Context: an optimization exercise on an open-source flow, tuned for small area. The choices shown serve that exercise and are no tape-out recipe. The RTL was checked by simulation tests, not by an equivalence proof against the original design. The series may have gaps, and a smaller design here may also do less where the tests do not look. Power figures rest on the tool's default switching activity, not on a simulated workload.

==> flow/design.v <==
module AHBSystem(
  input         clock,
  input         reset,
  input  [31:0] io_iaddr,      
  input         io_dvalid,     
  input         io_dwrite,     
  input  [31:0] io_daddr,      
  input  [31:0] io_dwdata,     
  output        io_stall,      
  output [31:0] io_irdata,
  output [31:0] io_drdata,
  output        io_imem_cen,
  output [31:0] io_imem_A,
  input  [31:0] io_imem_Q,
  output        io_dmem_cen,
  output        io_dmem_wen,
  output [31:0] io_dmem_A,
  output [31:0] io_dmem_D,
  input  [31:0] io_dmem_Q
);
  localparam IDLE = 2'd0, ADDR = 2'd1, DATA = 2'd2, HANDOVER = 2'd3;
  reg [1:0]  istate, dstate;
  reg [31:0] rdata_reg;
  reg        abus_master, dbus_master;
  reg [1:0]  dbus_slave;
  wire [31:0] abus_addr = abus_master ? io_daddr : io_iaddr;
  wire        sel_i = abus_addr[31];
  wire        sel_d = ~abus_addr[31] & (abus_addr[30] | abus_addr[29]);
  wire [1:0]  abus_slave = sel_i ? 2'd0 : sel_d ? 2'd1 : 2'd2;
  wire [31:0] hrdata = (dbus_slave == 2'd1) ? io_dmem_Q :
                       (dbus_slave == 2'd2) ? 32'h0 : io_imem_Q;
  wire iready = istate[1];
  wire dready = dstate[1];
  wire stall  = ~iready | (io_dvalid & ~dready);
  always @(posedge clock) begin
    if (reset) begin
      istate <= IDLE;
      dstate <= IDLE;
      rdata_reg <= 32'h0;
      abus_master <= 1'b0;
      dbus_master <= 1'b0;
      dbus_slave <= 2'd0;
    end else begin
      rdata_reg <= hrdata;
      abus_master <= io_dvalid;
      dbus_master <= abus_master;
      dbus_slave <= abus_slave;
      case (istate)
        IDLE: if (~io_dvalid) istate <= ADDR;
        ADDR: istate <= DATA;
        DATA: if (io_dvalid) istate <= stall ? HANDOVER : IDLE;
        default: if (~stall) istate <= IDLE;
      endcase
      case (dstate)
        IDLE: if (io_dvalid) dstate <= ADDR;
        ADDR: if (io_dvalid) dstate <= DATA;
        DATA: if (~io_dvalid) dstate <= stall ? HANDOVER : IDLE;
        default: if (~stall) dstate <= IDLE;
      endcase
    end
  end
  assign io_stall    = stall;
  assign io_irdata   = (istate == HANDOVER) ? rdata_reg : hrdata;
  assign io_drdata   = (dstate == HANDOVER) ? rdata_reg : hrdata;
  assign io_imem_cen = sel_i;
  assign io_imem_A   = abus_addr;
  assign io_dmem_cen = sel_d;
  assign io_dmem_wen = abus_master & io_dwrite;
  assign io_dmem_A   = abus_addr;
  assign io_dmem_D   = dbus_master ? io_dwdata : 32'h0;
endmodule
module CPU(
  input         clock,
  input         reset,
  input         stall,           
  output [31:0] io_imem_addr,
  input  [31:0] io_imem_data,
  output        io_dmem_valid,
  output [31:0] io_dmem_addr,
  output [31:0] io_dmem_wdata,
  output        io_dmem_fcn,
  output [2:0]  io_dmem_typ,
  input  [31:0] io_dmem_rdata
);
  localparam [31:0] BUBBLE = 32'h4033;
  reg [31:0] if_pc;
  reg [31:0] dec_inst, dec_pc;
  reg [11:0] exe_csr;             
  reg [31:0] exe_pc, exe_op1, exe_op2, exe_rs2;
  reg [4:0]  exe_wbaddr, exe_wbaddr_c;
  reg [3:0]  exe_br_type, exe_alu_fun;
  reg [1:0]  exe_wb_sel;
  reg        exe_rf_wen, exe_mem_val, exe_mem_fcn;
  reg [2:0]  exe_mem_typ, exe_csr_cmd;
  reg        exe_exception, exe_is_csr, exe_is_load;
  reg [11:0] mem_csr;
  reg [31:0] mem_pc, mem_alu_out, mem_rs2;
  reg [4:0]  mem_wbaddr;
  reg        mem_rf_wen, mem_mem_val, mem_mem_fcn;
  reg [2:0]  mem_mem_typ, mem_csr_cmd;
  reg [1:0]  mem_wb_sel;
  reg        mem_exception;
  reg        fencei_r;
  wire [31:0] di = dec_inst;
  reg        cs_val;
  reg [3:0]  cs_br;
  reg [1:0]  cs_op1;
  reg [2:0]  cs_op2;
  reg        cs_rs1_oen, cs_rs2_oen;
  reg [3:0]  cs_alu;
  reg [1:0]  cs_wb;
  reg        cs_rf_wen, cs_mem_val, cs_mem_fcn;
  reg [2:0]  cs_mem_typ, cs_csr;
  reg        cs_fencei;
  always @(*) begin
    {cs_val, cs_br, cs_op1, cs_op2, cs_rs1_oen, cs_rs2_oen, cs_alu, cs_wb,
     cs_rf_wen, cs_mem_val, cs_mem_fcn, cs_mem_typ, cs_csr, cs_fencei} = 28'h0;
    case (di[6:0])
      7'h03: case (di[14:12])                                    
        3'h2: {cs_val, cs_op2, cs_rs1_oen, cs_wb, cs_rf_wen, cs_mem_val, cs_mem_typ} = {1'b1, 3'h1, 1'b1, 2'h1, 1'b1, 1'b1, 3'h3};
        3'h0: {cs_val, cs_op2, cs_rs1_oen, cs_wb, cs_rf_wen, cs_mem_val, cs_mem_typ} = {1'b1, 3'h1, 1'b1, 2'h1, 1'b1, 1'b1, 3'h1};
        3'h4: {cs_val, cs_op2, cs_rs1_oen, cs_wb, cs_rf_wen, cs_mem_val, cs_mem_typ} = {1'b1, 3'h1, 1'b1, 2'h1, 1'b1, 1'b1, 3'h5};
        3'h1: {cs_val, cs_op2, cs_rs1_oen, cs_wb, cs_rf_wen, cs_mem_val, cs_mem_typ} = {1'b1, 3'h1, 1'b1, 2'h1, 1'b1, 1'b1, 3'h2};
        3'h5: {cs_val, cs_op2, cs_rs1_oen, cs_wb, cs_rf_wen, cs_mem_val, cs_mem_typ} = {1'b1, 3'h1, 1'b1, 2'h1, 1'b1, 1'b1, 3'h6};
        default: ;
      endcase
      7'h23: case (di[14:12])                                    
        3'h2: {cs_val, cs_op2, cs_rs1_oen, cs_rs2_oen, cs_mem_val, cs_mem_fcn, cs_mem_typ} = {1'b1, 3'h2, 1'b1, 1'b1, 1'b1, 1'b1, 3'h3};
        3'h0: {cs_val, cs_op2, cs_rs1_oen, cs_rs2_oen, cs_mem_val, cs_mem_fcn, cs_mem_typ} = {1'b1, 3'h2, 1'b1, 1'b1, 1'b1, 1'b1, 3'h1};
        3'h1: {cs_val, cs_op2, cs_rs1_oen, cs_rs2_oen, cs_mem_val, cs_mem_fcn, cs_mem_typ} = {1'b1, 3'h2, 1'b1, 1'b1, 1'b1, 1'b1, 3'h2};
        default: ;
      endcase
      7'h17: {cs_val, cs_op1, cs_op2, cs_rf_wen} = {1'b1, 2'h1, 3'h4, 1'b1};                  
      7'h37: {cs_val, cs_op2, cs_alu, cs_rf_wen} = {1'b1, 3'h4, 4'hb, 1'b1};                  
      7'h13: begin                                                                               
        {cs_val, cs_op2, cs_rs1_oen, cs_rf_wen} = {1'b1, 3'h1, 1'b1, 1'b1};
        case (di[14:12])
          3'h0: cs_alu = 4'h0;
          3'h7: cs_alu = 4'h5;
          3'h6: cs_alu = 4'h6;
          3'h4: cs_alu = 4'h7;
          3'h2: cs_alu = 4'h8;
          3'h3: cs_alu = 4'h9;
          3'h1: if (di[31:26] == 6'h00) cs_alu = 4'h2;
                else {cs_val, cs_op2, cs_rs1_oen, cs_rf_wen} = 6'h0;
          default: if (di[31:26] == 6'h10) cs_alu = 4'h4;
                   else if (di[31:26] == 6'h00) cs_alu = 4'h3;
                   else {cs_val, cs_op2, cs_rs1_oen, cs_rf_wen} = 6'h0;
        endcase
      end
      7'h33: begin                                                                               
        {cs_val, cs_rs1_oen, cs_rs2_oen, cs_rf_wen} = 4'hf;
        case ({di[31:25], di[14:12]})
          {7'h00, 3'h1}: cs_alu = 4'h2;
          {7'h00, 3'h0}: cs_alu = 4'h0;
          {7'h20, 3'h0}: cs_alu = 4'h1;
          {7'h00, 3'h2}: cs_alu = 4'h8;
          {7'h00, 3'h3}: cs_alu = 4'h9;
          {7'h00, 3'h7}: cs_alu = 4'h5;
          {7'h00, 3'h6}: cs_alu = 4'h6;
          {7'h00, 3'h4}: cs_alu = 4'h7;
          {7'h20, 3'h5}: cs_alu = 4'h4;
          {7'h00, 3'h5}: cs_alu = 4'h3;
          default: {cs_val, cs_rs1_oen, cs_rs2_oen, cs_rf_wen} = 4'h0;
        endcase
      end
      7'h6f: {cs_val, cs_br, cs_op2, cs_wb, cs_rf_wen} = {1'b1, 4'h7, 3'h5, 2'h2, 1'b1};      
      7'h67: if (di[14:12] == 3'h0)                                                              
               {cs_val, cs_br, cs_op2, cs_rs1_oen, cs_wb, cs_rf_wen} = {1'b1, 4'h8, 3'h1, 1'b1, 2'h2, 1'b1};
      7'h63: begin                                                                               
        {cs_val, cs_op2, cs_rs1_oen, cs_rs2_oen} = {1'b1, 3'h3, 1'b1, 1'b1};
        case (di[14:12])
          3'h0: cs_br = 4'h2;
          3'h1: cs_br = 4'h1;
          3'h5: cs_br = 4'h3;
          3'h7: cs_br = 4'h4;
          3'h4: cs_br = 4'h5;
          3'h6: cs_br = 4'h6;
          default: {cs_val, cs_op2, cs_rs1_oen, cs_rs2_oen} = 6'h0;
        endcase
      end
      7'h73: begin                                                                               
        case (di[14:12])
          3'h5: {cs_val, cs_op1, cs_rs1_oen, cs_rs2_oen, cs_alu, cs_wb, cs_rf_wen, cs_csr} = {1'b1, 2'h2, 1'b1, 1'b1, 4'ha, 2'h3, 1'b1, 3'h1};
          3'h6: {cs_val, cs_op1, cs_rs1_oen, cs_rs2_oen, cs_alu, cs_wb, cs_rf_wen, cs_csr} = {1'b1, 2'h2, 1'b1, 1'b1, 4'ha, 2'h3, 1'b1, 3'h2};
          3'h7: {cs_val, cs_op1, cs_rs1_oen, cs_rs2_oen, cs_alu, cs_wb, cs_rf_wen, cs_csr} = {1'b1, 2'h2, 1'b1, 1'b1, 4'ha, 2'h3, 1'b1, 3'h3};
          3'h1: {cs_val, cs_op1, cs_rs1_oen, cs_rs2_oen, cs_alu, cs_wb, cs_rf_wen, cs_csr} = {1'b1, 2'h0, 1'b1, 1'b1, 4'ha, 2'h3, 1'b1, 3'h1};
          3'h2: {cs_val, cs_op1, cs_rs1_oen, cs_rs2_oen, cs_alu, cs_wb, cs_rf_wen, cs_csr} = {1'b1, 2'h0, 1'b1, 1'b1, 4'ha, 2'h3, 1'b1, 3'h2};
          3'h3: {cs_val, cs_op1, cs_rs1_oen, cs_rs2_oen, cs_alu, cs_wb, cs_rf_wen, cs_csr} = {1'b1, 2'h0, 1'b1, 1'b1, 4'ha, 2'h3, 1'b1, 3'h3};
          3'h0: begin
            if (di == 32'h00000073 || di == 32'h30200073 || di == 32'h7b200073 || di == 32'h00100073)
              {cs_val, cs_csr} = {1'b1, 3'h4};
            else if (di == 32'h10500073)
              cs_val = 1'b1;
          end
          default: ;
        endcase
      end
      7'h0f: begin
        if (di[14:12] == 3'h1) {cs_val, cs_fencei} = 2'b11;            
        else if (di[14:12] == 3'h0) {cs_val, cs_mem_val} = 2'b11;      
      end
      default: ;
    endcase
  end
  wire [4:0] rs1 = di[19:15];
  wire [4:0] rs2 = di[24:20];
  wire [4:0] wbaddr = di[11:7];
  wire [31:0] csr_rdata, csr_evec;
  wire        csr_eret;
  wire        eq, lt, ltu;
  wire kill = csr_eret | mem_exception;
  reg  [1:0] br_sel;
  always @(*) begin
    case (exe_br_type)
      4'h1: br_sel = {1'b0, ~eq};
      4'h2: br_sel = {1'b0, eq};
      4'h3: br_sel = {1'b0, ~lt};
      4'h4: br_sel = {1'b0, ~ltu};
      4'h5: br_sel = {1'b0, lt};
      4'h6: br_sel = {1'b0, ltu};
      4'h7: br_sel = 2'h1;
      4'h8: br_sel = 2'h2;
      default: br_sel = 2'h0;
    endcase
  end
  wire [1:0] pc_sel = kill ? 2'h3 : br_sel;
  wire dec_kill = pc_sel != 2'h0;
  wire if_kill  = dec_kill | cs_fencei | fencei_r;
  wire fencei   = cs_fencei | fencei_r;
  wire rs1_oen = ~dec_kill & cs_rs1_oen;
  wire rs2_oen = ~dec_kill & cs_rs2_oen;
  wire hazard = (exe_is_load & (exe_wbaddr_c != 5'h0) &
                 (((exe_wbaddr_c == rs1) & rs1_oen) | ((exe_wbaddr_c == rs2) & rs2_oen))) |
                exe_is_csr;
  wire dec_stall = hazard | stall;
  wire full_stall = stall;
  wire adv = ~dec_stall & ~full_stall;
  wire bub = (dec_stall & ~full_stall) | kill;
  wire [2:0] csr_cmd_dec = ((cs_csr == 3'h2 || cs_csr == 3'h3) && rs1 == 5'h0) ? 3'h5 : cs_csr;
  wire is_csr_dec = (cs_csr != 3'h0) & (cs_csr != 3'h4);
  reg  [31:0] rf [1:31];
  wire [31:0] mem_wbdata;
  wire        rf_we = ~full_stall & ~mem_exception & mem_rf_wen & (mem_wbaddr != 5'h0);
  wire [31:0] rf_rs1 = (rs1 == 5'h0) ? 32'h0 : rf[rs1];
  wire [31:0] rf_rs2 = (rs2 == 5'h0) ? 32'h0 : rf[rs2];
  integer i;
  always @(posedge clock) begin
    for (i = 1; i < 32; i = i + 1)
      if (reset || (rf_we && mem_wbaddr == i)) rf[i] <= reset ? 32'h0 : mem_wbdata;
  end
  wire [31:0] alu_out;
  wire exe_hit1 = (exe_wbaddr == rs1) & (rs1 != 5'h0) & exe_rf_wen;
  wire mem_hit1 = (mem_wbaddr == rs1) & (rs1 != 5'h0) & mem_rf_wen;
  wire exe_hit2 = (exe_wbaddr == rs2) & (rs2 != 5'h0) & exe_rf_wen;
  wire mem_hit2 = (mem_wbaddr == rs2) & (rs2 != 5'h0) & mem_rf_wen;
  wire [31:0] rs1_val = exe_hit1 ? alu_out : mem_hit1 ? mem_wbdata : rf_rs1;
  wire [31:0] rs2_val = exe_hit2 ? alu_out : mem_hit2 ? mem_wbdata : rf_rs2;
  wire [31:0] imm_i  = {{20{di[31]}}, di[31:20]};
  wire [31:0] imm_s  = {{20{di[31]}}, di[31:25], di[11:7]};
  wire [31:0] imm_sb = {{19{di[31]}}, di[31], di[7], di[30:25], di[11:8], 1'b0};
  wire [31:0] imm_u  = {di[31:12], 12'h0};
  wire [31:0] imm_uj = {{11{di[31]}}, di[31], di[19:12], di[20], di[30:21], 1'b0};
  reg  [31:0] op2;
  always @(*) begin
    case (cs_op2)
      3'h0: op2 = rs2_val;
      3'h1: op2 = imm_i;
      3'h2: op2 = imm_s;
      3'h3: op2 = imm_sb;
      3'h4: op2 = imm_u;
      3'h5: op2 = imm_uj;
      default: op2 = 32'h0;
    endcase
  end
  wire [31:0] op1 = (cs_op1 == 2'h2) ? {27'h0, rs1} :
                    (cs_op1 == 2'h1) ? dec_pc : rs1_val;
  wire [31:0] adder = exe_op1 + exe_op2;
  wire [4:0]  shamt = exe_op2[4:0];
  reg  [31:0] alu;
  always @(*) begin
    case (exe_alu_fun)
      4'h0: alu = adder;
      4'h1: alu = exe_op1 - exe_op2;
      4'h2: alu = exe_op1 << shamt;
      4'h3: alu = exe_op1 >> shamt;
      4'h4: alu = $signed(exe_op1) >>> shamt;
      4'h5: alu = exe_op1 & exe_op2;
      4'h6: alu = exe_op1 | exe_op2;
      4'h7: alu = exe_op1 ^ exe_op2;
      4'h8: alu = {31'h0, $signed(exe_op1) < $signed(exe_op2)};
      4'h9: alu = {31'h0, exe_op1 < exe_op2};
      4'ha: alu = exe_op1;
      default: alu = exe_op2;
    endcase
  end
  assign alu_out = alu;
  assign eq  = exe_op1 == exe_rs2;
  assign lt  = $signed(exe_op1) < $signed(exe_rs2);
  assign ltu = exe_op1 < exe_rs2;
  wire [31:0] exe_pc4 = exe_pc + 32'h4;
  wire [31:0] br_target = exe_pc + exe_op2 - 32'h4;
  wire        pc_hold = fencei & (pc_sel == 2'h0) & adv;
  wire [31:0] pc_next = (pc_sel == 2'h0) ? if_pc + 32'h4 :
                        (pc_sel == 2'h1) ? br_target :
                        (pc_sel == 2'h2) ? adder : csr_evec;
  assign mem_wbdata = (mem_wb_sel == 2'h1) ? io_dmem_rdata :
                      (mem_wb_sel == 2'h3) ? csr_rdata : mem_alu_out;
  always @(posedge clock) begin
    if (reset) begin
      if_pc <= 32'h80000000;
      dec_inst <= BUBBLE;
      dec_pc <= 32'h0;
      exe_csr <= 12'h0;
      exe_pc <= 32'h0;
      exe_wbaddr <= 5'h0;
      exe_op1 <= 32'h0;
      exe_op2 <= 32'h0;
      exe_rs2 <= 32'h0;
      exe_br_type <= 4'h0;
      exe_alu_fun <= 4'h0;
      exe_wb_sel <= 2'h0;
      exe_rf_wen <= 1'b0;
      exe_mem_val <= 1'b0;
      exe_mem_fcn <= 1'b0;
      exe_mem_typ <= 3'h0;
      exe_csr_cmd <= 3'h0;
      exe_wbaddr_c <= 5'h0;
      exe_exception <= 1'b0;
      exe_is_csr <= 1'b0;
      exe_is_load <= 1'b0;
      mem_pc <= 32'h0;
      mem_csr <= 12'h0;
      mem_alu_out <= 32'h0;
      mem_wbaddr <= 5'h0;
      mem_rs2 <= 32'h0;
      mem_rf_wen <= 1'b0;
      mem_mem_val <= 1'b0;
      mem_mem_fcn <= 1'b0;
      mem_mem_typ <= 3'h0;
      mem_wb_sel <= 2'h0;
      mem_csr_cmd <= 3'h0;
      mem_exception <= 1'b0;
      fencei_r <= 1'b0;
    end else begin
      fencei_r <= cs_fencei;
      mem_exception <= exe_exception;
      if ((adv | kill) & ~pc_hold) if_pc <= pc_next;
      if (kill) dec_inst <= BUBBLE;
      else if (adv) dec_inst <= if_kill ? BUBBLE : io_imem_data;
      if (~kill & adv) dec_pc <= if_pc;
      if (bub) begin
        exe_csr <= 12'h0;
        exe_wbaddr <= 5'h0;
        exe_br_type <= 4'h0;
        exe_rf_wen <= 1'b0;
        exe_mem_val <= 1'b0;
        exe_mem_fcn <= 1'b0;
        exe_csr_cmd <= 3'h0;
      end else if (adv) begin
        exe_csr <= dec_kill ? 12'h0 : di[31:20];
        exe_wbaddr <= dec_kill ? 5'h0 : wbaddr;
        exe_br_type <= dec_kill ? 4'h0 : cs_br;
        exe_rf_wen <= ~dec_kill & cs_rf_wen;
        exe_mem_val <= ~dec_kill & cs_mem_val;
        exe_mem_fcn <= ~dec_kill & cs_mem_fcn;
        exe_csr_cmd <= dec_kill ? 3'h0 : csr_cmd_dec;
        exe_pc <= dec_pc;
        exe_op1 <= op1;
        exe_op2 <= op2;
        exe_rs2 <= rs2_val;
        exe_alu_fun <= cs_alu;
        exe_wb_sel <= cs_wb;
        if (~dec_kill) exe_mem_typ <= cs_mem_typ;
      end
      if (adv) begin
        exe_wbaddr_c <= dec_kill ? 5'h0 : wbaddr;
        exe_exception <= ~dec_kill & ~cs_val;
        exe_is_csr <= ~dec_kill & is_csr_dec;
      end else if (~full_stall) begin
        exe_wbaddr_c <= 5'h0;
        exe_exception <= 1'b0;
        exe_is_csr <= 1'b0;
      end
      if (~full_stall) exe_is_load <= cs_mem_val & ~cs_mem_fcn;
      if (kill) begin
        mem_pc <= BUBBLE;
        mem_rf_wen <= 1'b0;
        mem_mem_val <= 1'b0;
        mem_csr_cmd <= 3'h0;
      end else if (~full_stall) begin
        mem_pc <= exe_pc;
        mem_csr <= exe_csr;
        mem_alu_out <= (exe_wb_sel == 2'h2) ? exe_pc4 : alu_out;
        mem_wbaddr <= exe_wbaddr;
        mem_rs2 <= exe_rs2;
        mem_rf_wen <= exe_rf_wen;
        mem_mem_val <= exe_mem_val;
        mem_mem_fcn <= exe_mem_fcn;
        mem_mem_typ <= exe_mem_typ;
        mem_wb_sel <= exe_wb_sel;
        mem_csr_cmd <= exe_csr_cmd;
      end
    end
  end
  CSRFile csr (
    .clock(clock),
    .reset(reset),
    .io_cmd(mem_csr_cmd),
    .io_addr(mem_csr),
    .io_wd(mem_alu_out),
    .io_rdata(csr_rdata),
    .io_eret(csr_eret),
    .io_evec(csr_evec),
    .io_exception(mem_exception),
    .io_retire(adv),
    .io_pc(mem_pc)
  );
  assign io_imem_addr  = if_pc;
  assign io_dmem_valid = mem_mem_val;
  assign io_dmem_addr  = mem_alu_out;
  assign io_dmem_wdata = mem_rs2;
  assign io_dmem_fcn   = mem_mem_fcn;
  assign io_dmem_typ   = mem_mem_typ;
endmodule
module CSRFile(
  input         clock,
  input         reset,
  input  [2:0]  io_cmd,
  input  [11:0] io_addr,
  input  [31:0] io_wd,
  output [31:0] io_rdata,
  output        io_eret,
  output [31:0] io_evec,
  input         io_exception,
  input         io_retire,
  input  [31:0] io_pc
);
  reg        mstatus_mie, mstatus_mpie;
  reg [31:0] mepc, mtval, mscratch, medeleg, dpc, dscratch;
  reg        mcause_int;
  reg [4:0]  mcause_code;
  reg        mip_mtip, mip_msip, mie_mtip, mie_msip;
  reg        dcsr_step, dcsr_ebreakm;
  reg [31:0] mcycle, minstret;
  reg [31:0] hpm [3:34];
  wire [11:0] a = io_addr;
  wire sys     = io_cmd == 3'h4;
  wire wen     = (io_cmd != 3'h0) & ~sys & (io_cmd != 3'h5) & ~(a[11] & a[10]);
  wire insn_call  = sys & (a[2:0] == 3'h0);
  wire insn_break = sys & (a[2:0] == 3'h1);
  wire insn_ret   = sys & (a[2:0] == 3'h2);
  wire mret = insn_ret & ~a[10];
  wire dret = insn_ret & a[10];
  wire       cnt_page = (a[11:8] == 4'hb) & ~a[6];
  wire [5:0] cidx = a[5:0];
  reg  [31:0] cnt_r;
  always @(*) begin
    cnt_r = 32'h0;
    if (cidx == 6'd0) cnt_r = a[7] ? 32'h0 : mcycle;
    else if (cidx == 6'd2) cnt_r = a[7] ? 32'h0 : minstret;
    else if (cidx >= 6'd3 && cidx <= 6'd34) cnt_r = hpm[cidx];
  end
  reg [31:0] rd;
  always @(*) begin
    rd = 32'h0;
    if (cnt_page) rd = cnt_r;
    else case (a)
      12'hf13: rd = 32'h8000;
      12'h301: rd = 32'h100;
      12'h300: rd = {19'h0, 2'h3, 3'h0, mstatus_mpie, 3'h0, mstatus_mie, 3'h0};
      12'h305: rd = 32'h100;
      12'h344: rd = {24'h0, mip_mtip, 3'h0, mip_msip, 3'h0};
      12'h304: rd = {24'h0, mie_mtip, 3'h0, mie_msip, 3'h0};
      12'h340: rd = mscratch;
      12'h341: rd = mepc;
      12'h343: rd = mtval;
      12'h342: rd = {mcause_int, 26'h0, mcause_code};
      12'h7b0: rd = {4'h4, 12'h0, dcsr_ebreakm, 12'h0, dcsr_step, 2'h3};
      12'h7b1: rd = dpc;
      12'h7b2: rd = dscratch;
      12'h302: rd = medeleg;
      default: rd = 32'h0;
    endcase
  end
  assign io_rdata = rd;
  wire [31:0] wdata = (((io_cmd == 3'h2) | (io_cmd == 3'h3)) ? rd | io_wd : io_wd) &
                      ~((io_cmd == 3'h3) ? io_wd : 32'h0);
  wire w_cnt = wen & cnt_page & ~a[7];
  wire [31:0] wd_r = reset ? 32'h0 : wdata;
  integer k;
  always @(posedge clock) begin
    for (k = 3; k <= 34; k = k + 1)
      if (reset || (w_cnt && cidx == k)) hpm[k] <= wd_r;
  end
  always @(posedge clock) begin
    if (reset) begin
      mstatus_mie <= 1'b0;
      mstatus_mpie <= 1'b0;
      mepc <= 32'h0;
      mtval <= 32'h0;
      mscratch <= 32'h0;
      medeleg <= 32'h0;
      dpc <= 32'h0;
      dscratch <= 32'h0;
      mcause_int <= 1'b0;
      mcause_code <= 5'h0;
      mip_mtip <= 1'b0;
      mip_msip <= 1'b0;
      mie_mtip <= 1'b0;
      mie_msip <= 1'b0;
      dcsr_step <= 1'b0;
      dcsr_ebreakm <= 1'b0;
      mcycle <= 32'h0;
      minstret <= 32'h0;
    end else begin
      mip_mtip <= 1'b1;
      if (wen & (a == 12'h300)) begin
        mstatus_mie <= wdata[3];
        mstatus_mpie <= wdata[7];
      end else if (mret) begin
        mstatus_mie <= mstatus_mpie;
        mstatus_mpie <= 1'b1;
      end
      if (wen & (a == 12'h341)) mepc <= {wdata[31:2], 2'b00};
      else if (io_exception) mepc <= io_pc;
      if (wen & (a == 12'h342)) {mcause_int, mcause_code} <= {wdata[31], wdata[4:0]};
      else if (insn_break) {mcause_int, mcause_code} <= 6'h03;
      else if (insn_call) {mcause_int, mcause_code} <= 6'h0b;
      else if (io_exception) {mcause_int, mcause_code} <= 6'h02;
      if (wen & (a == 12'h343)) mtval <= wdata;
      if (wen & (a == 12'h340)) mscratch <= wdata;
      if (wen & (a == 12'h302)) medeleg <= wdata;
      if (wen & (a == 12'h7b1)) dpc <= wdata;
      if (wen & (a == 12'h7b2)) dscratch <= wdata;
      if (wen & (a == 12'h7b0)) begin
        dcsr_step <= wdata[2];
        dcsr_ebreakm <= wdata[15];
      end
      if (wen & (a == 12'h344)) mip_msip <= wdata[3];
      if (wen & (a == 12'h304)) begin
        mie_msip <= wdata[3];
        mie_mtip <= wdata[7];
      end
      if (wen & (a == 12'hb00)) mcycle <= wdata;
      else if (~(wen & (a == 12'hb80))) mcycle <= mcycle + 32'h1;
      if (wen & (a == 12'hb02)) minstret <= wdata;
      else if (~(wen & (a == 12'hb82))) minstret <= minstret + {31'h0, io_retire};
    end
  end
  assign io_eret = insn_call | insn_break | insn_ret;
  assign io_evec = (insn_call | insn_break) ? 32'h80000004 :
                   mret ? mepc : dret ? dpc : 32'h80000004;
endmodule
module top(
  input clk,
  input rst,
  input [31:0] IM_out,
  input [31:0] DM_out,
  output IM_enable,
  output [31:0] IM_address,
  output DM_write,
  output DM_enable,
  output [31:0] DM_in,
  output [31:0] DM_address
);
  wire        stall;
  wire [31:0] iaddr;
  wire [31:0] irdata, drdata;
  wire        dvalid, dfcn;
  wire [2:0]  dtyp;
  wire [31:0] daddr_raw, dwdata_raw;
  wire [31:0] abus_addr;
  wire [31:0] daddr  = dfcn ? {daddr_raw[31:2], 2'b00} : daddr_raw;
  wire [31:0] dwdata = dwdata_raw << {daddr_raw[1:0], 3'b000};
  wire [31:0] lddata = (dtyp == 3'h1) ? {{24{drdata[7]}}, drdata[7:0]} :
                       (dtyp == 3'h2) ? {{16{drdata[15]}}, drdata[15:0]} :
                       (dtyp == 3'h5) ? {24'h0, drdata[7:0]} :
                       (dtyp == 3'h6) ? {16'h0, drdata[15:0]} : drdata;
  AHBSystem ahb (
    .clock(clk),
    .reset(rst),
    .io_iaddr(iaddr),
    .io_dvalid(dvalid),
    .io_dwrite(dfcn),
    .io_daddr(daddr),
    .io_dwdata(dwdata),
    .io_stall(stall),
    .io_irdata(irdata),
    .io_drdata(drdata),
    .io_imem_cen(IM_enable),
    .io_imem_A(abus_addr),
    .io_imem_Q(IM_out),
    .io_dmem_cen(DM_enable),
    .io_dmem_wen(DM_write),
    .io_dmem_A(DM_address),
    .io_dmem_D(DM_in),
    .io_dmem_Q(DM_out)
  );
  assign IM_address = {~abus_addr[31], abus_addr[30:0]};
  CPU CPU1 (
    .clock(clk),
    .reset(rst),
    .stall(stall),
    .io_imem_addr(iaddr),
    .io_imem_data(irdata),
    .io_dmem_valid(dvalid),
    .io_dmem_addr(daddr_raw),
    .io_dmem_wdata(dwdata_raw),
    .io_dmem_fcn(dfcn),
    .io_dmem_typ(dtyp),
    .io_dmem_rdata(lddata)
  );
endmodule
==> flow/run.sh <==
#!/bin/bash
# synth_recipe.tcl (not shown) runs the flow's synth.tcl, then flattens the netlist and writes it again
# the make line also repeats each setting of config.mk as NAME=value (left out here)
make -C /OpenROAD-flow-scripts/flow DESIGN_CONFIG=/design/flow/config.mk WORK_HOME=/design/flow/orfs CLKGATE_MAP_FILE= SYNTH_SCRIPT=/design/flow/synth_recipe.tcl finish
==> flow/config.mk <==
export PLATFORM = sky130hd
export DESIGN_NAME = top
export DESIGN_NICKNAME = top
export VERILOG_FILES = /design/flow/design.v
export SDC_FILE = /design/flow/constraint.sdc
export NUM_CORES = 4
export LEC_CHECK = 0
export CAP_MARGIN = 20
export CORE_MARGIN = 2
export CORE_UTILIZATION = 30
export SLEW_MARGIN = 20
==> flow/constraint.sdc <==
create_clock -name core_clock -period 8.5 [get_ports {clk}]
set_input_delay 1.7000 -clock core_clock [delete_from_list [all_inputs] [get_ports {clk}]]
set_output_delay 1.7000 -clock core_clock [all_outputs]
set_load 0.01 [all_outputs]
==> impl_metrics.env, run 1 <==
export IMPL_groute_usage_overall_pct=28.0
export IMPL_timing_critical_path_from="CPU1.mem_csr[2]"
export IMPL_min_path_type="flop to flop"
export IMPL_most_common_layout_cells="sky130_fd_sc_hd__edfxtp_1, sky130_fd_sc_hd__a22oi_1, sky130_fd_sc_hd__nand2_1, sky130_fd_sc_hd__nor2_1"
export IMPL_detailed_place_area_um2=139000
export IMPL_cts_post_setup_buffers_inserted=0
export IMPL_cts_buffer_depth=4
export IMPL_clock_sink_count=2720
export IMPL_crit_type="flop to flop"
export IMPL_timing_hold_worst_start="CPU1.exe_csr[6]"
export IMPL_portBuffers=164
export IMPL_path_buf_inv=2
export IMPL_antenna_left=0
export IMPL_cts_hold_buf=0
export IMPL_detailed_place_hpwl_mm=407
export IMPL_synthesis_nets=12000
export IMPL_min_delay_worst_endpoint="CPU1.mem_csr[6]"
export IMPL_critPathArrivalTime_ns=7.08
export IMPL_ys_dominant_reg_cell="sky130_fd_sc_hd__edfxtp_1"
export IMPL_stdcell_count=17700
export IMPL_result_of_the_run="finished clean"
export IMPL_holdPathStages=2
export IMPL_synthDominantCellAreaShare_pct=46.7
export IMPL_postCtsResizedCells=0
export IMPL_clk_pin_slew_ns=0.07
export IMPL_sequential_cell_area_fraction_in_the_yosys_report_pct=57.5
export IMPL_number_of_enable_type_register_cells_in_the_synthesized_netlist=2016
export IMPL_timing_critical_path_fanout_max=45
export IMPL_r2r_cells=13
export IMPL_synth_area_per_cell_um2=11.0
export IMPL_floorplan_initialDensity_pct=30.1
export IMPL_setup_viol=0
export IMPL_critical_path_top_delay_family="simple AND/OR/NAND/NOR gates"
export IMPL_startpoint_of_the_worst_register_to_register_path="CPU1.mem_csr[2]"
export IMPL_floorplan_core_area_um2=431000
export IMPL_netlist_instances=11800
export IMPL_worst_slack_ns=2.20
export IMPL_achievable_frequency_mhz=159
export IMPL_postSynth_asyncResetShare_pct=0
export IMPL_place_ws_ns=2.52
export IMPL_leakage_nw=51.1
export IMPL_largest_register_ff_count=1024
export IMPL_antenna_found_initial=45
export IMPL_cp_common_cell="sky130_fd_sc_hd__buf_4"
export IMPL_syn_area_um2=130000
export IMPL_tritoncts="done"
export IMPL_cp_required_ns=9.29
export IMPL_drt_drc_violations_left=0
-- run 1: cell families after synthesis --
kind of cell | Yosys count | share of synthesized area (%)
compound gates | 3614 | 19.6
xor+xnor | 151 | 1.02
fa+ha+maj | 198 | 1.93
buf+inv | 1241 | 3.96
flops | 2720 | 57.5
mux | 273 | 2.89
simple gates | 3578 | 13.1
-- run 1: metal layers --
layer  track usage [%]  up-vias  routed length [µm]
met5                 0        -                  89
met4              18.2       14               52200
met3              9.93     2291               97500
met2              40.0    10100              261000
met1              35.5    56000              228000
li1                  -    45500                   -
-- run 1: report_power, final --
part / internal, W / total, W / switching [W]
Combinational: 0.00136 / 0.00537 / 0.00401
Clock: 0.00745 / 0.0133 / 0.00582
Sequential: 0.0151 / 0.0156 / 0.000484
Total: 0.0239 / 0.0342 / 0.0103
-- run 1: layout make-up --
type                            instances  area (µm²)
Timing Repair Buffer                  666        5510
Sequential cell                      2720       74600
Tap cell                             5710        7140
Clock inverter                        172        1620
Fill cell                           42500      282000
Clock buffer                          378        8140
Inverter                              262         988
Antenna cell                           21        52.6
Multi-Input combinational cell       7814       51300
**Run 1: met1 routing**

The bar under the picture is 200 µm long. Cells faint in the background.
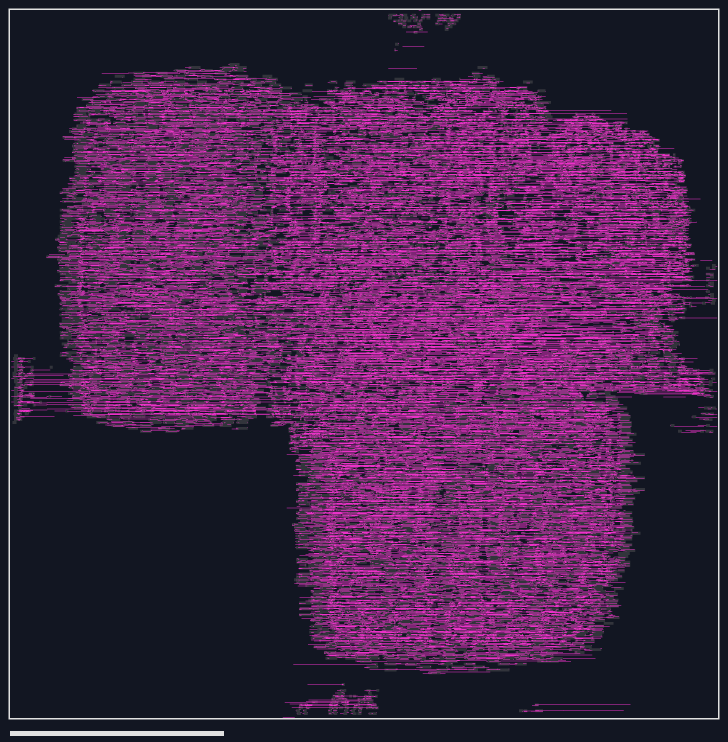
- nets with wire on the layer: 11463
- wire length on this layer: 228 mm
- longest straight run: 170 µm

**Run 1: met2 routing**

The bar under the picture is 200 µm long.
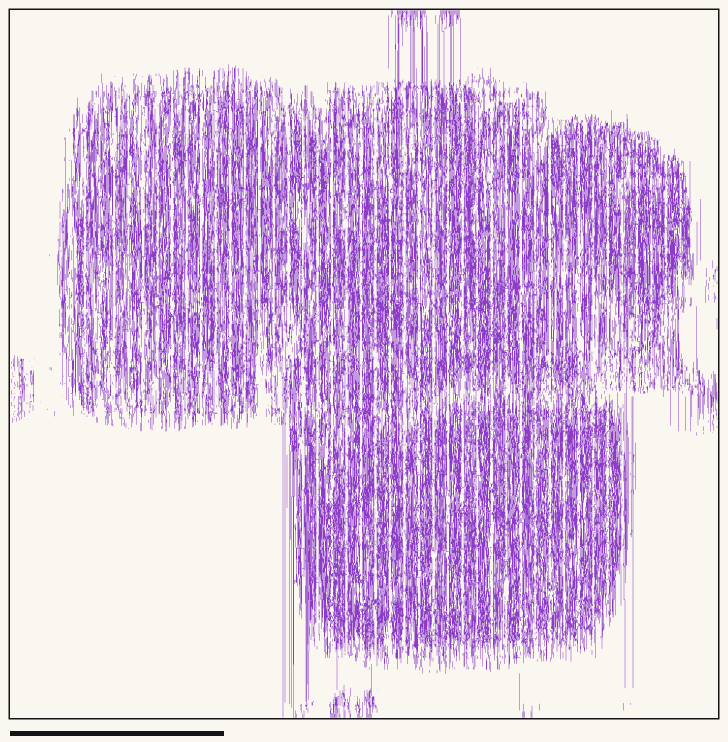
- longest straight run: 289 µm
- share of all routed wire: 41%
- nets with wire on the layer: 9749

**Run 1: the metal 3 layer**

The bar under the picture is 200 µm long. Cells faint in the background.
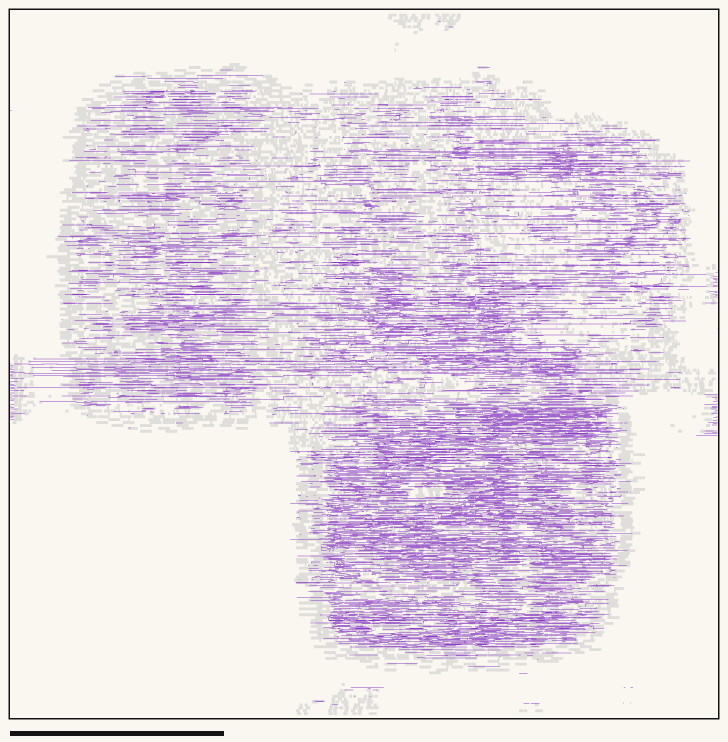
- share of all routed wire: 15%
- wire length on this layer: 97.5 mm
- longest straight run: 211 µm
- nets with wire on the layer: 1883
- main direction: horizontal

## Run 2: what changed since run 1
--- a/flow/design.v
+++ b/flow/design.v
@@ -228,11 +228,9 @@
   wire dec_kill = pc_sel != 2'h0;
   wire if_kill  = dec_kill | cs_fencei | fencei_r;
   wire fencei   = cs_fencei | fencei_r;
-  wire rs1_oen = ~dec_kill & cs_rs1_oen;
-  wire rs2_oen = ~dec_kill & cs_rs2_oen;
-  wire hazard = (exe_is_load & (exe_wbaddr_c != 5'h0) &
-                 (((exe_wbaddr_c == rs1) & rs1_oen) | ((exe_wbaddr_c == rs2) & rs2_oen))) |
-                exe_is_csr;
+  wire hz_pre = exe_is_load & (exe_wbaddr_c != 5'h0) &
+                (((exe_wbaddr_c == rs1) & cs_rs1_oen) | ((exe_wbaddr_c == rs2) & cs_rs2_oen));
+  wire hazard = (hz_pre & ~dec_kill) | exe_is_csr;
   wire dec_stall = hazard | stall;
   wire full_stall = stall;
   wire adv = ~dec_stall & ~full_stall;
@@ -275,29 +273,40 @@
   end
   wire [31:0] op1 = (cs_op1 == 2'h2) ? {27'h0, rs1} :
                     (cs_op1 == 2'h1) ? dec_pc : rs1_val;
-  wire [31:0] adder = exe_op1 + exe_op2;
+  wire        alu_sub = exe_alu_fun[3] | (exe_alu_fun == 4'h1);
+  wire [32:0] sum = {1'b0, exe_op1} + {1'b0, exe_op2 ^ {32{alu_sub}}} + {32'h0, alu_sub};
+  wire [31:0] adder = sum[31:0];
+  wire        alu_sltu = ~sum[32];
+  wire        alu_slt = (exe_op1[31] ^ exe_op2[31]) ? exe_op1[31] : sum[31];
   wire [4:0]  shamt = exe_op2[4:0];
+  wire        shl = exe_alu_fun == 4'h2;
+  reg  [31:0] sh_in, sh_rev;
+  integer j;
+  always @(*) for (j = 0; j < 32; j = j + 1) sh_in[j] = shl ? exe_op1[31 - j] : exe_op1[j];
+  wire        sh_fill = (exe_alu_fun == 4'h4) & exe_op1[31];
+  wire [32:0] sh_ext = {sh_fill, sh_in};
+  wire [32:0] sh_out = $signed(sh_ext) >>> shamt;
+  always @(*) for (j = 0; j < 32; j = j + 1) sh_rev[j] = sh_out[31 - j];
   reg  [31:0] alu;
   always @(*) begin
     case (exe_alu_fun)
-      4'h0: alu = adder;
-      4'h1: alu = exe_op1 - exe_op2;
-      4'h2: alu = exe_op1 << shamt;
-      4'h3: alu = exe_op1 >> shamt;
-      4'h4: alu = $signed(exe_op1) >>> shamt;
+      4'h0, 4'h1: alu = adder;
+      4'h2: alu = sh_rev;
+      4'h3, 4'h4: alu = sh_out[31:0];
       4'h5: alu = exe_op1 & exe_op2;
       4'h6: alu = exe_op1 | exe_op2;
       4'h7: alu = exe_op1 ^ exe_op2;
-      4'h8: alu = {31'h0, $signed(exe_op1) < $signed(exe_op2)};
-      4'h9: alu = {31'h0, exe_op1 < exe_op2};
+      4'h8: alu = {31'h0, alu_slt};
+      4'h9: alu = {31'h0, alu_sltu};
       4'ha: alu = exe_op1;
       default: alu = exe_op2;
     endcase
   end
   assign alu_out = alu;
+  wire [32:0] bdiff = {1'b0, exe_op1} - {1'b0, exe_rs2};
   assign eq  = exe_op1 == exe_rs2;
-  assign lt  = $signed(exe_op1) < $signed(exe_rs2);
-  assign ltu = exe_op1 < exe_rs2;
+  assign ltu = bdiff[32];
+  assign lt  = (exe_op1[31] ^ exe_rs2[31]) ? exe_op1[31] : bdiff[31];
   wire [31:0] exe_pc4 = exe_pc + 32'h4;
   wire [31:0] br_target = exe_pc + exe_op2 - 32'h4;
   wire        pc_hold = fencei & (pc_sel == 2'h0) & adv;
@@ -494,15 +503,17 @@
       if (reset || (w_cnt && cidx == k)) hpm[k] <= wd_r;
   end
   always @(posedge clock) begin
+    if (reset | (wen & (a == 12'h343))) mtval <= wd_r;
+    if (reset | (wen & (a == 12'h340))) mscratch <= wd_r;
+    if (reset | (wen & (a == 12'h302))) medeleg <= wd_r;
+    if (reset | (wen & (a == 12'h7b1))) dpc <= wd_r;
+    if (reset | (wen & (a == 12'h7b2))) dscratch <= wd_r;
+  end
+  always @(posedge clock) begin
     if (reset) begin
       mstatus_mie <= 1'b0;
       mstatus_mpie <= 1'b0;
       mepc <= 32'h0;
-      mtval <= 32'h0;
-      mscratch <= 32'h0;
-      medeleg <= 32'h0;
-      dpc <= 32'h0;
-      dscratch <= 32'h0;
       mcause_int <= 1'b0;
       mcause_code <= 5'h0;
       mip_mtip <= 1'b0;
@@ -528,11 +539,6 @@
       else if (insn_break) {mcause_int, mcause_code} <= 6'h03;
       else if (insn_call) {mcause_int, mcause_code} <= 6'h0b;
       else if (io_exception) {mcause_int, mcause_code} <= 6'h02;
-      if (wen & (a == 12'h343)) mtval <= wdata;
-      if (wen & (a == 12'h340)) mscratch <= wdata;
-      if (wen & (a == 12'h302)) medeleg <= wdata;
-      if (wen & (a == 12'h7b1)) dpc <= wdata;
-      if (wen & (a == 12'h7b2)) dscratch <= wdata;
       if (wen & (a == 12'h7b0)) begin
         dcsr_step <= wdata[2];
         dcsr_ebreakm <= wdata[15];
@@ -545,7 +551,7 @@
       if (wen & (a == 12'hb00)) mcycle <= wdata;
       else if (~(wen & (a == 12'hb80))) mcycle <= mcycle + 32'h1;
       if (wen & (a == 12'hb02)) minstret <= wdata;
-      else if (~(wen & (a == 12'hb82))) minstret <= minstret + {31'h0, io_retire};
+      else if (~(wen & (a == 12'hb82)) & io_retire) minstret <= minstret + 32'h1;
     end
   end
   assign io_eret = insn_call | insn_break | insn_ret;
==> flow/flow/run.sh (new file) <==
#!/bin/bash
# Standard layout (standard.sh), with two changes:
#  - synthesis maps combinational logic with an area-oriented ABC script
#    (flow/area.abc); the synthesis script itself is the standard flow's, sourced unchanged
#  - CTS with clkbuf_16 sink clusters of at most 24 flip-flops within 60 um,
#    no dummy loads
set -euo pipefail
W=$(pwd)
orig=$(grep -o 'SYNTH_SCRIPT=[^ ]*' standard.sh | head -1 | cut -d= -f2- | tr -d "'")
{ cat "$W/flow/abc_area.tcl"; echo "source $orig"; } > "$W/flow_synth.tcl"
sed "s#SYNTH_SCRIPT=[^ ]*#SYNTH_SCRIPT=$W/flow_synth.tcl#" standard.sh > "$W/flow_standard.sh"
export FLOW_FLOW_ABC_SCRIPT="$W/flow/area.abc"
export CTS_ARGS="-sink_clustering_enable -repair_clock_nets -sink_clustering_size 24 -sink_clustering_max_diameter 60 -buf_list sky130_fd_sc_hd__clkbuf_16 -dont_use_dummy_load"
bash "$W/flow_standard.sh" "$@" > "$W/flow_make.log" 2>&1
==> flow/flow/abc_area.tcl (new file) <==
# Map the combinational logic with an area-oriented ABC script; everything
# else in the synthesis (including flip-flop mapping) is the standard one.
proc abc {args} {
  set i [lsearch -exact $args -script]
  if { $i >= 0 } {
    set args [lreplace $args [expr {$i + 1}] [expr {$i + 1}] $::env(FLOW_FLOW_ABC_SCRIPT)]
  }
  yosys abc {*}$args
}
==> flow/flow/area.abc (new file) <==
strash
ifraig
dc2
balance
rewrite -z
refactor -z
rewrite -z
dc2
&get -n
&st
&dch -f
&nf -R 1000
&put
buffer -c
topo
stime -c
upsize -c
dnsize -c
==> flow/standard.sh (new file) <==
#!/bin/bash
# synth_recipe.tcl (not shown) runs the flow's synth.tcl, then flattens the netlist and writes it again
# the make line also repeats each setting of config.mk as NAME=value (left out here)
make -C /OpenROAD-flow-scripts/flow DESIGN_CONFIG=/design/flow/config.mk WORK_HOME=/design/flow/orfs CLKGATE_MAP_FILE= SYNTH_SCRIPT=/design/flow/synth_recipe.tcl "${@:-finish}"
--- a/flow/config.mk
+++ b/flow/config.mk
@@ -7,5 +7,6 @@
 export LEC_CHECK = 0
 export CAP_MARGIN = 20
 export CORE_MARGIN = 2
-export CORE_UTILIZATION = 30
+export CORE_UTILIZATION = 40
+export PLACE_DENSITY = 0.6
 export SLEW_MARGIN = 20
removed: flow/run.sh
**Run 2: met1 routing**

The bar under the picture is 200 µm long. Cells faint in the background.
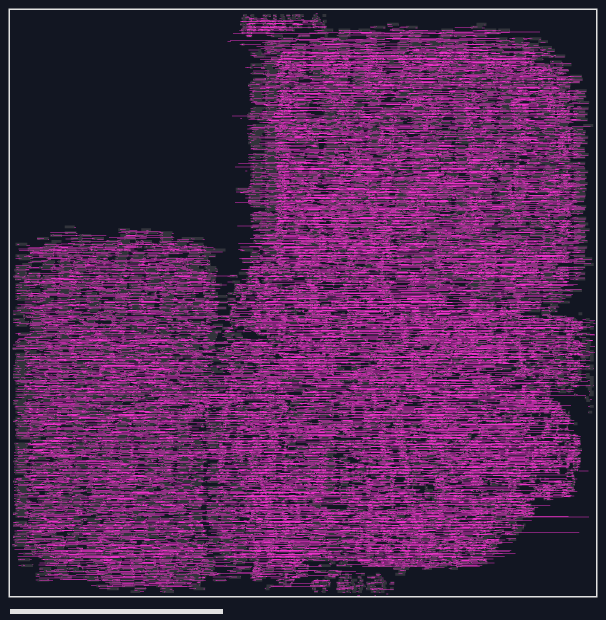
- longest straight run: 163 µm
- nets with wire on the layer: 9812
- share of all routed wire: 34%

==> run 2 against run 1 <==
Worst setup slack got worse by 1.6 ns. Area after synthesis is 7.9% lower. Synthesized cell count shrank 16%. Flip-flop and latch count did not move. Largest cell class unchanged. Non-clock buffer count down 38.
==> impl_metrics.env, run 2 <==
export IMPL_final_clkbuf_count=202
export IMPL_crit_type="flop to flop"
export IMPL_antenna_left=0
export IMPL_layout_filler_cells=26900
export IMPL_cts_hold_buf=0
export IMPL_syn_area_um2=119000
export IMPL_clock_sink_count=2720
export IMPL_synth_area_per_cell_um2=12.1
export IMPL_n_multi_input_combinational_cell=6089
export IMPL_layout_non_clock_inverters=275
export IMPL_cts_buffer_depth=4
export IMPL_seq_power_share_pct=42.1
export IMPL_netlist_instances=9852
export IMPL_min_delay_worst_endpoint="CPU1.mem_csr[6]"
export IMPL_holdPathStages=2
export IMPL_p_int_w=0.0271
export IMPL_area_taken_by_multi_input_logic_gates_um2=40400
export IMPL_postSynth_asyncResetShare_pct=0
export IMPL_sequential_cell_area_fraction_in_the_yosys_report_pct=63.8
export IMPL_timing_critical_path_from="CPU1.exe_alu_fun[3]"
export IMPL_floorplan_core_area_um2=297000
export IMPL_largestPowerGroup="registers"
export IMPL_detailed_place_hpwl_mm=350
export IMPL_power_frac_comb_pct=39.4
export IMPL_min_path_type="flop to flop"
export IMPL_multi_input_area_share_pct=30.4
export IMPL_most_common_layout_cells="sky130_fd_sc_hd__edfxtp_1, sky130_fd_sc_hd__nand2_1, sky130_fd_sc_hd__nor2_1, sky130_fd_sc_hd__a21oi_1, sky130_fd_sc_hd__a222oi_1"
export IMPL_tapCellCount=3939
export IMPL_result_of_the_run="finished clean"
export IMPL_nonClkBufAreaFrac_pct=3.95
export IMPL_detailed_place_area_um2=128000
export IMPL_place_ws_ns=0.678
export IMPL_sequential_cell_total=2720
export IMPL_leakage_nw=45.6
export IMPL_timing_hold_worst_start="CPU1.exe_csr[6]"
export IMPL_clockNetworkAreaShare_pct=3.80
export IMPL_regArea_um2=76200
export IMPL_cp_common_cell="sky130_fd_sc_hd__a21oi_1"
export IMPL_floorplan_initialDensity_pct=40.2
export IMPL_stdcell_count=13900
export IMPL_path_buf_inv=1
export IMPL_critPathArrivalTime_ns=8.59
export IMPL_cp_required_ns=9.21
export IMPL_synthDominantCellAreaShare_pct=54.7
export IMPL_pwr_share_clk_pct=18.5
export IMPL_achievable_frequency_mhz=127
export IMPL_tritoncts="done"
export IMPL_startpoint_of_the_worst_register_to_register_path="CPU1.exe_alu_fun[3]"
export IMPL_synthesis_nets=10100
export IMPL_non_clock_buffer_count=628
export IMPL_r2r_cells=41
export IMPL_number_of_enable_type_register_cells_in_the_synthesized_netlist=2176
**Run 2: met4 routing**

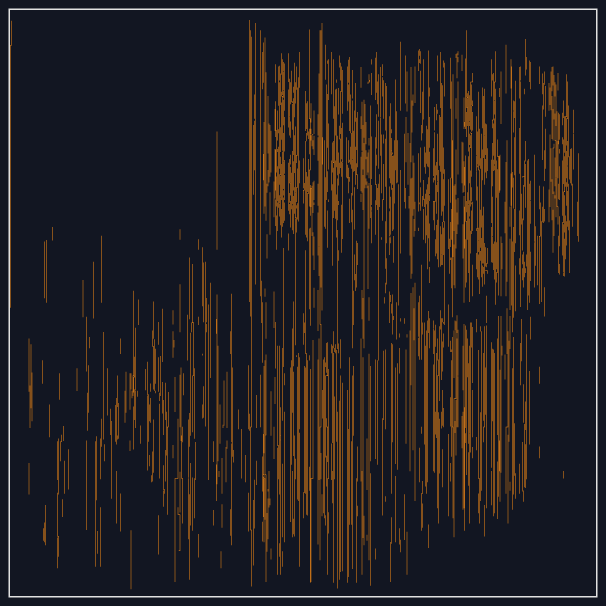
- main direction: vertical
- share of all routed wire: 9.1%
- nets with wire on the layer: 559

==> run 2: what timing repair did <==
item                       in CTS  in global routing
buffers inserted                0                  3
setup endpoints to repair       0                  3
resized for setup               0                  0
==> run 2: logic make-up (layout without fill, tap and decap cells) <==
family | Yosys count | after routing | share of synthesized area (%)
compound gates | 3210 | 3210 | 19.5
xor+xnor | 122 | 122 | 0.894
fa+ha+maj | 195 | 195 | 2.06
buf+inv | 1043 | 1105 | 3.38
flops | 2720 | 2720 | 63.8
mux | 116 | 116 | 1.00
other cells | 0 | 24 | 0
simple gates | 2446 | 2446 | 9.33
==> run 2: layer usage <==
layer | up-vias | track usage (%) | wire length (µm) | part of all wire, %
met3 | 2468 | 12.0 | 87000 | 15
met5 | - | 0 | 85 | 0.015
li1 | 39200 | - | - | -
met2 | 9642 | 52.1 | 235000 | 41
met1 | 49400 | 46.1 | 196000 | 34
met4 | 14 | 26.2 | 52000 | 9.1
==> run 2: worst min-delay path: stages, from the launching register on <==
cell and delay [ns]:
sky130_fd_sc_hd__dfxtp_1 0.32, sky130_fd_sc_hd__nand2_1 0.06, sky130_fd_sc_hd__a21oi_1 0.05
## Run 3: what changed since run 2
==> flow/flow/run.sh (replaced) <==
#!/bin/bash
# Standard layout (standard.sh), with these changes:
#  - synthesis maps combinational logic with an area-oriented ABC script
#    (flow/area.abc); the synthesis script itself is the standard flow's, sourced unchanged
#  - CTS with clkbuf_16 sink clusters of at most 24 flip-flops within 70 um,
#    no dummy loads
#  - port buffers use the smallest buffer cell
#  - adders keep Yosys's default (Brent-Kung) carry network instead of the
#    Kogge-Stone map (flow/plain_map.v maps nothing)
set -euo pipefail
W=$(pwd)
orig=$(grep -o 'SYNTH_SCRIPT=[^ ]*' standard.sh | head -1 | cut -d= -f2- | tr -d "'")
{ cat "$W/flow/abc_area.tcl"; echo "source $orig"; } > "$W/flow_synth.tcl"
sed "s#SYNTH_SCRIPT=[^ ]*#SYNTH_SCRIPT=$W/flow_synth.tcl#" standard.sh > "$W/flow_standard.sh"
export FLOW_FLOW_ABC_SCRIPT="$W/flow/area.abc"
export CTS_ARGS="-sink_clustering_enable -repair_clock_nets -sink_clustering_size 24 -sink_clustering_max_diameter 70 -buf_list sky130_fd_sc_hd__clkbuf_16 -dont_use_dummy_load"
export BUFFER_PORTS_ARGS="-buffer_cell sky130_fd_sc_hd__buf_1"
export SYNTH_OPERATIONS_ARGS="-extra-map $W/flow/plain_map.v"
bash "$W/flow_standard.sh" "$@" > "$W/flow_make.log" 2>&1
==> flow/flow/plain_map.v (new file) <==
// no extra operator mapping: Yosys maps adders with its default (Brent-Kung) carry network
(* techmap_celltype = "$__bench_no_such_cell" *)
module _bench_no_such_cell_map (A, Y);
  input A;
  output Y;
  assign Y = A;
endmodule
**Run 3: met1 routing**

The bar under the picture is 200 µm long. Cells faint in the background.
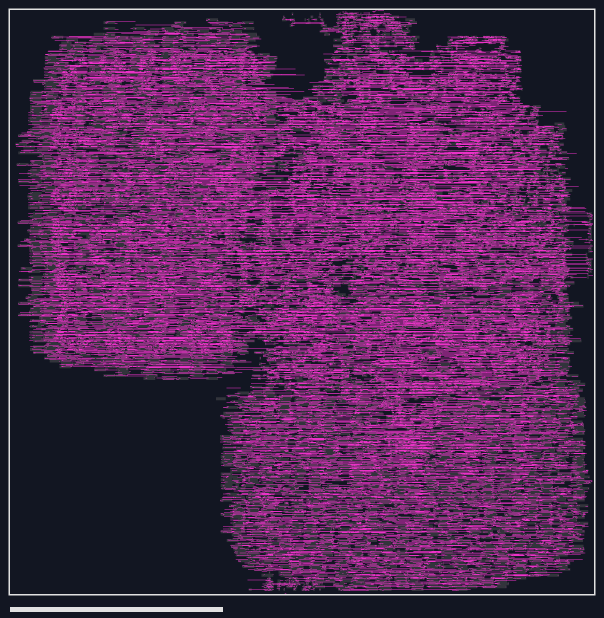
- wire length on this layer: 198 mm
- main direction: horizontal
- nets with wire on the layer: 9542
- share of all routed wire: 35%

==> run 3 against run 2 <==
Total power shrank 0.71%. Flip-flop and latch count stayed put. Hold slack gained 0.069 ns. Non-clock buffer count fell by 26. Global-route usage about the same. Synthesized cell count fell by 2.7%. Final cell count shrank 2.4%. Critical path depth grew 1. Clock skew is 0.012 ns lower. Largest power group unchanged.
==> impl_metrics.env, run 3 <==
export IMPL_regArea_um2=76200
export IMPL_syn_area_um2=119000
export IMPL_leakage_nw=45.4
export IMPL_dr_wl_met3_mm=91.9
export IMPL_highest_layer="met5"
export IMPL_maxSlewViolCount=0
export IMPL_min_delay_worst_endpoint="CPU1.mem_csr[11]"
export IMPL_detailed_place_hpwl_mm=351
export IMPL_power_net_switching_w=0.0207
export IMPL_postSynth_asyncResetShare_pct=0
export IMPL_groute_usage_overall_pct=36.4
export IMPL_portBuffers=164
export IMPL_result_of_the_run="finished clean"
export IMPL_cp_common_cell="sky130_fd_sc_hd__nand3_1"
export IMPL_crit_type="flop to flop"
export IMPL_timing_critical_path_slowest_cell_delay_ns=0.58
export IMPL_synth_area_per_cell_um2=12.4
export IMPL_switching_share_pct=44.0
export IMPL_busiest_layer="met2"
export IMPL_clk_pin_slew_ns=0.10
export IMPL_netlist_instances=9586
export IMPL_sequential_cell_area_fraction_in_the_yosys_report_pct=64.1
export IMPL_cts_buffer_depth=4
export IMPL_m1WireLength_mm=198
export IMPL_synthesis_nets=9932
export IMPL_drt_drc_violations_left=0
export IMPL_postCtsResizedCells=0
export IMPL_most_common_layout_cells="sky130_fd_sc_hd__edfxtp_1, sky130_fd_sc_hd__nor2_1, sky130_fd_sc_hd__nand2_1, sky130_fd_sc_hd__a222oi_1, sky130_fd_sc_hd__a21oi_1"
export IMPL_ys_dominant_reg_cell="sky130_fd_sc_hd__edfxtp_1"
export IMPL_holdPathStages=2
export IMPL_pwr_share_clk_pct=16.6
export IMPL_largest_register_ff_count=1024
export IMPL_timing_clock_skew_ns=0.155
export IMPL_stdcell_count=13500
export IMPL_critical_path_top_delay_family="compound AO/OA/AOI/OAI gates"
export IMPL_startpoint_of_the_worst_register_to_register_path="CPU1.exe_alu_fun[3]"
export IMPL_layout_filler_cells=26900
export IMPL_met2RoutedLength_mm=231
export IMPL_p_int_w=0.0264
export IMPL_timing_hold_worst_start="CPU1.exe_csr[11]"
export IMPL_power_frac_comb_pct=40.9
export IMPL_detailed_place_area_um2=126000
export IMPL_critPathArrivalTime_ns=8.18
export IMPL_number_of_enable_type_register_cells_in_the_synthesized_netlist=2176
export IMPL_antenna_found_initial=54
export IMPL_timing_critical_path_from="CPU1.exe_alu_fun[3]"
export IMPL_achievable_frequency_mhz=133
export IMPL_min_path_type="flop to flop"
export IMPL_clock_sink_count=2720
export IMPL_setup_viol=0
export IMPL_use_met2_pct=51.6
export IMPL_globalRouteMet1Util_pct=46.4
export IMPL_cts_hold_buf=0
export IMPL_ys_seq_elements=2720
export IMPL_r2r_cells=42
**Run 3: the metal 3 layer**

The bar under the picture is 200 µm long. Cells faint in the background.
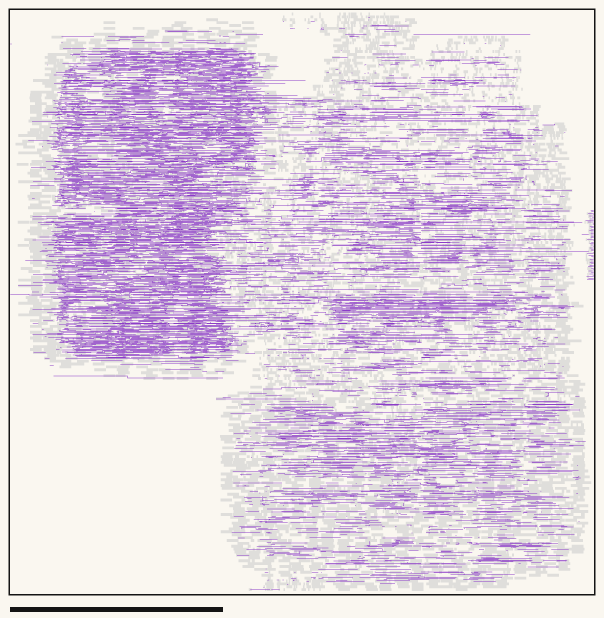
aggregate routed wire length: 568 mm
GR Util met3: 13.9%
detailed-route via count: 98700

==> run 3: power groups by stage <==
stage / sequential (W) / clock, W / combinational (W)
2_1_floorplan: 0.0192 / 0 / 0.00977
3_3_place_gp: 0.0201 / 0 / 0.0179
3_5_place_dp: 0.0202 / 0 / 0.0180
4_1_cts: 0.0199 / 0.00777 / 0.0181
5_1_grt: 0.0202 / 0.00818 / 0.0196
6_report: 0.0200 / 0.00782 / 0.0193
==> run 3: final cells by class <==
class | count | area share (%)
sequential | 2720 | 58.5
multi-input combinational | 5845 | 30.7
tap | 3939 | 3.78
timing repair buffer | 602 | 3.17
clock buffer | 163 | 3.13
inverter | 251 | 0.726
antenna | 25 | 0.0480
==> run 3: cell families after synthesis <==
kind of cell    Yosys count  share of synthesized area, %
compound gates         3032                          18.9
simple gates           2314                          8.72
xor+xnor                115                         0.847
fa+ha+maj               280                          3.15
mux                     104                         0.916
buf+inv                1021                          3.33
flops                  2720                          64.1
==> run 3: per-stage QoR <==
stage	hold slack [ns]	worst slack (ns)
final	0.430	0.994
after global routing	0.462	0.477
after CTS	0.442	1.09
after detailed placement	0.448	1.20
after global placement	0.440	1.05
after floorplan	0.426	1.72

## re-timing with driven ports
The results above use ideal ports. As a check the final layouts listed here were re-extracted and re-timed, cells and wires unchanged.
Step 1 (the two cells are an assumption about what drives the block):
set clk [get_ports {clk}]
set_driving_cell -lib_cell sky130_fd_sc_hd__clkbuf_16 $clk
set_driving_cell -lib_cell sky130_fd_sc_hd__buf_2 [delete_from_list [all_inputs] $clk]
Step 2 also shifts input and output timing later by t, the mid clock arrival at the registers, as if the neighbouring blocks saw the same clock.
Three values: ideal ports, drivers, drivers and shift; two values: the first two.
run | t (ns) | slack for setup (ns) | clock arrival spread, ns
run 1 | 1.043 | 2.203 / 2.203 / 2.203 | 0.116 / 0.116
run 2 | 0.991 | 0.614 / 0.614 / 0.614 | 0.167 / 0.167
run 3 | 0.974 | 0.994 / 0.994 / 0.994 | 0.158 / 0.158
After both steps setup and hold are still met in every run listed.
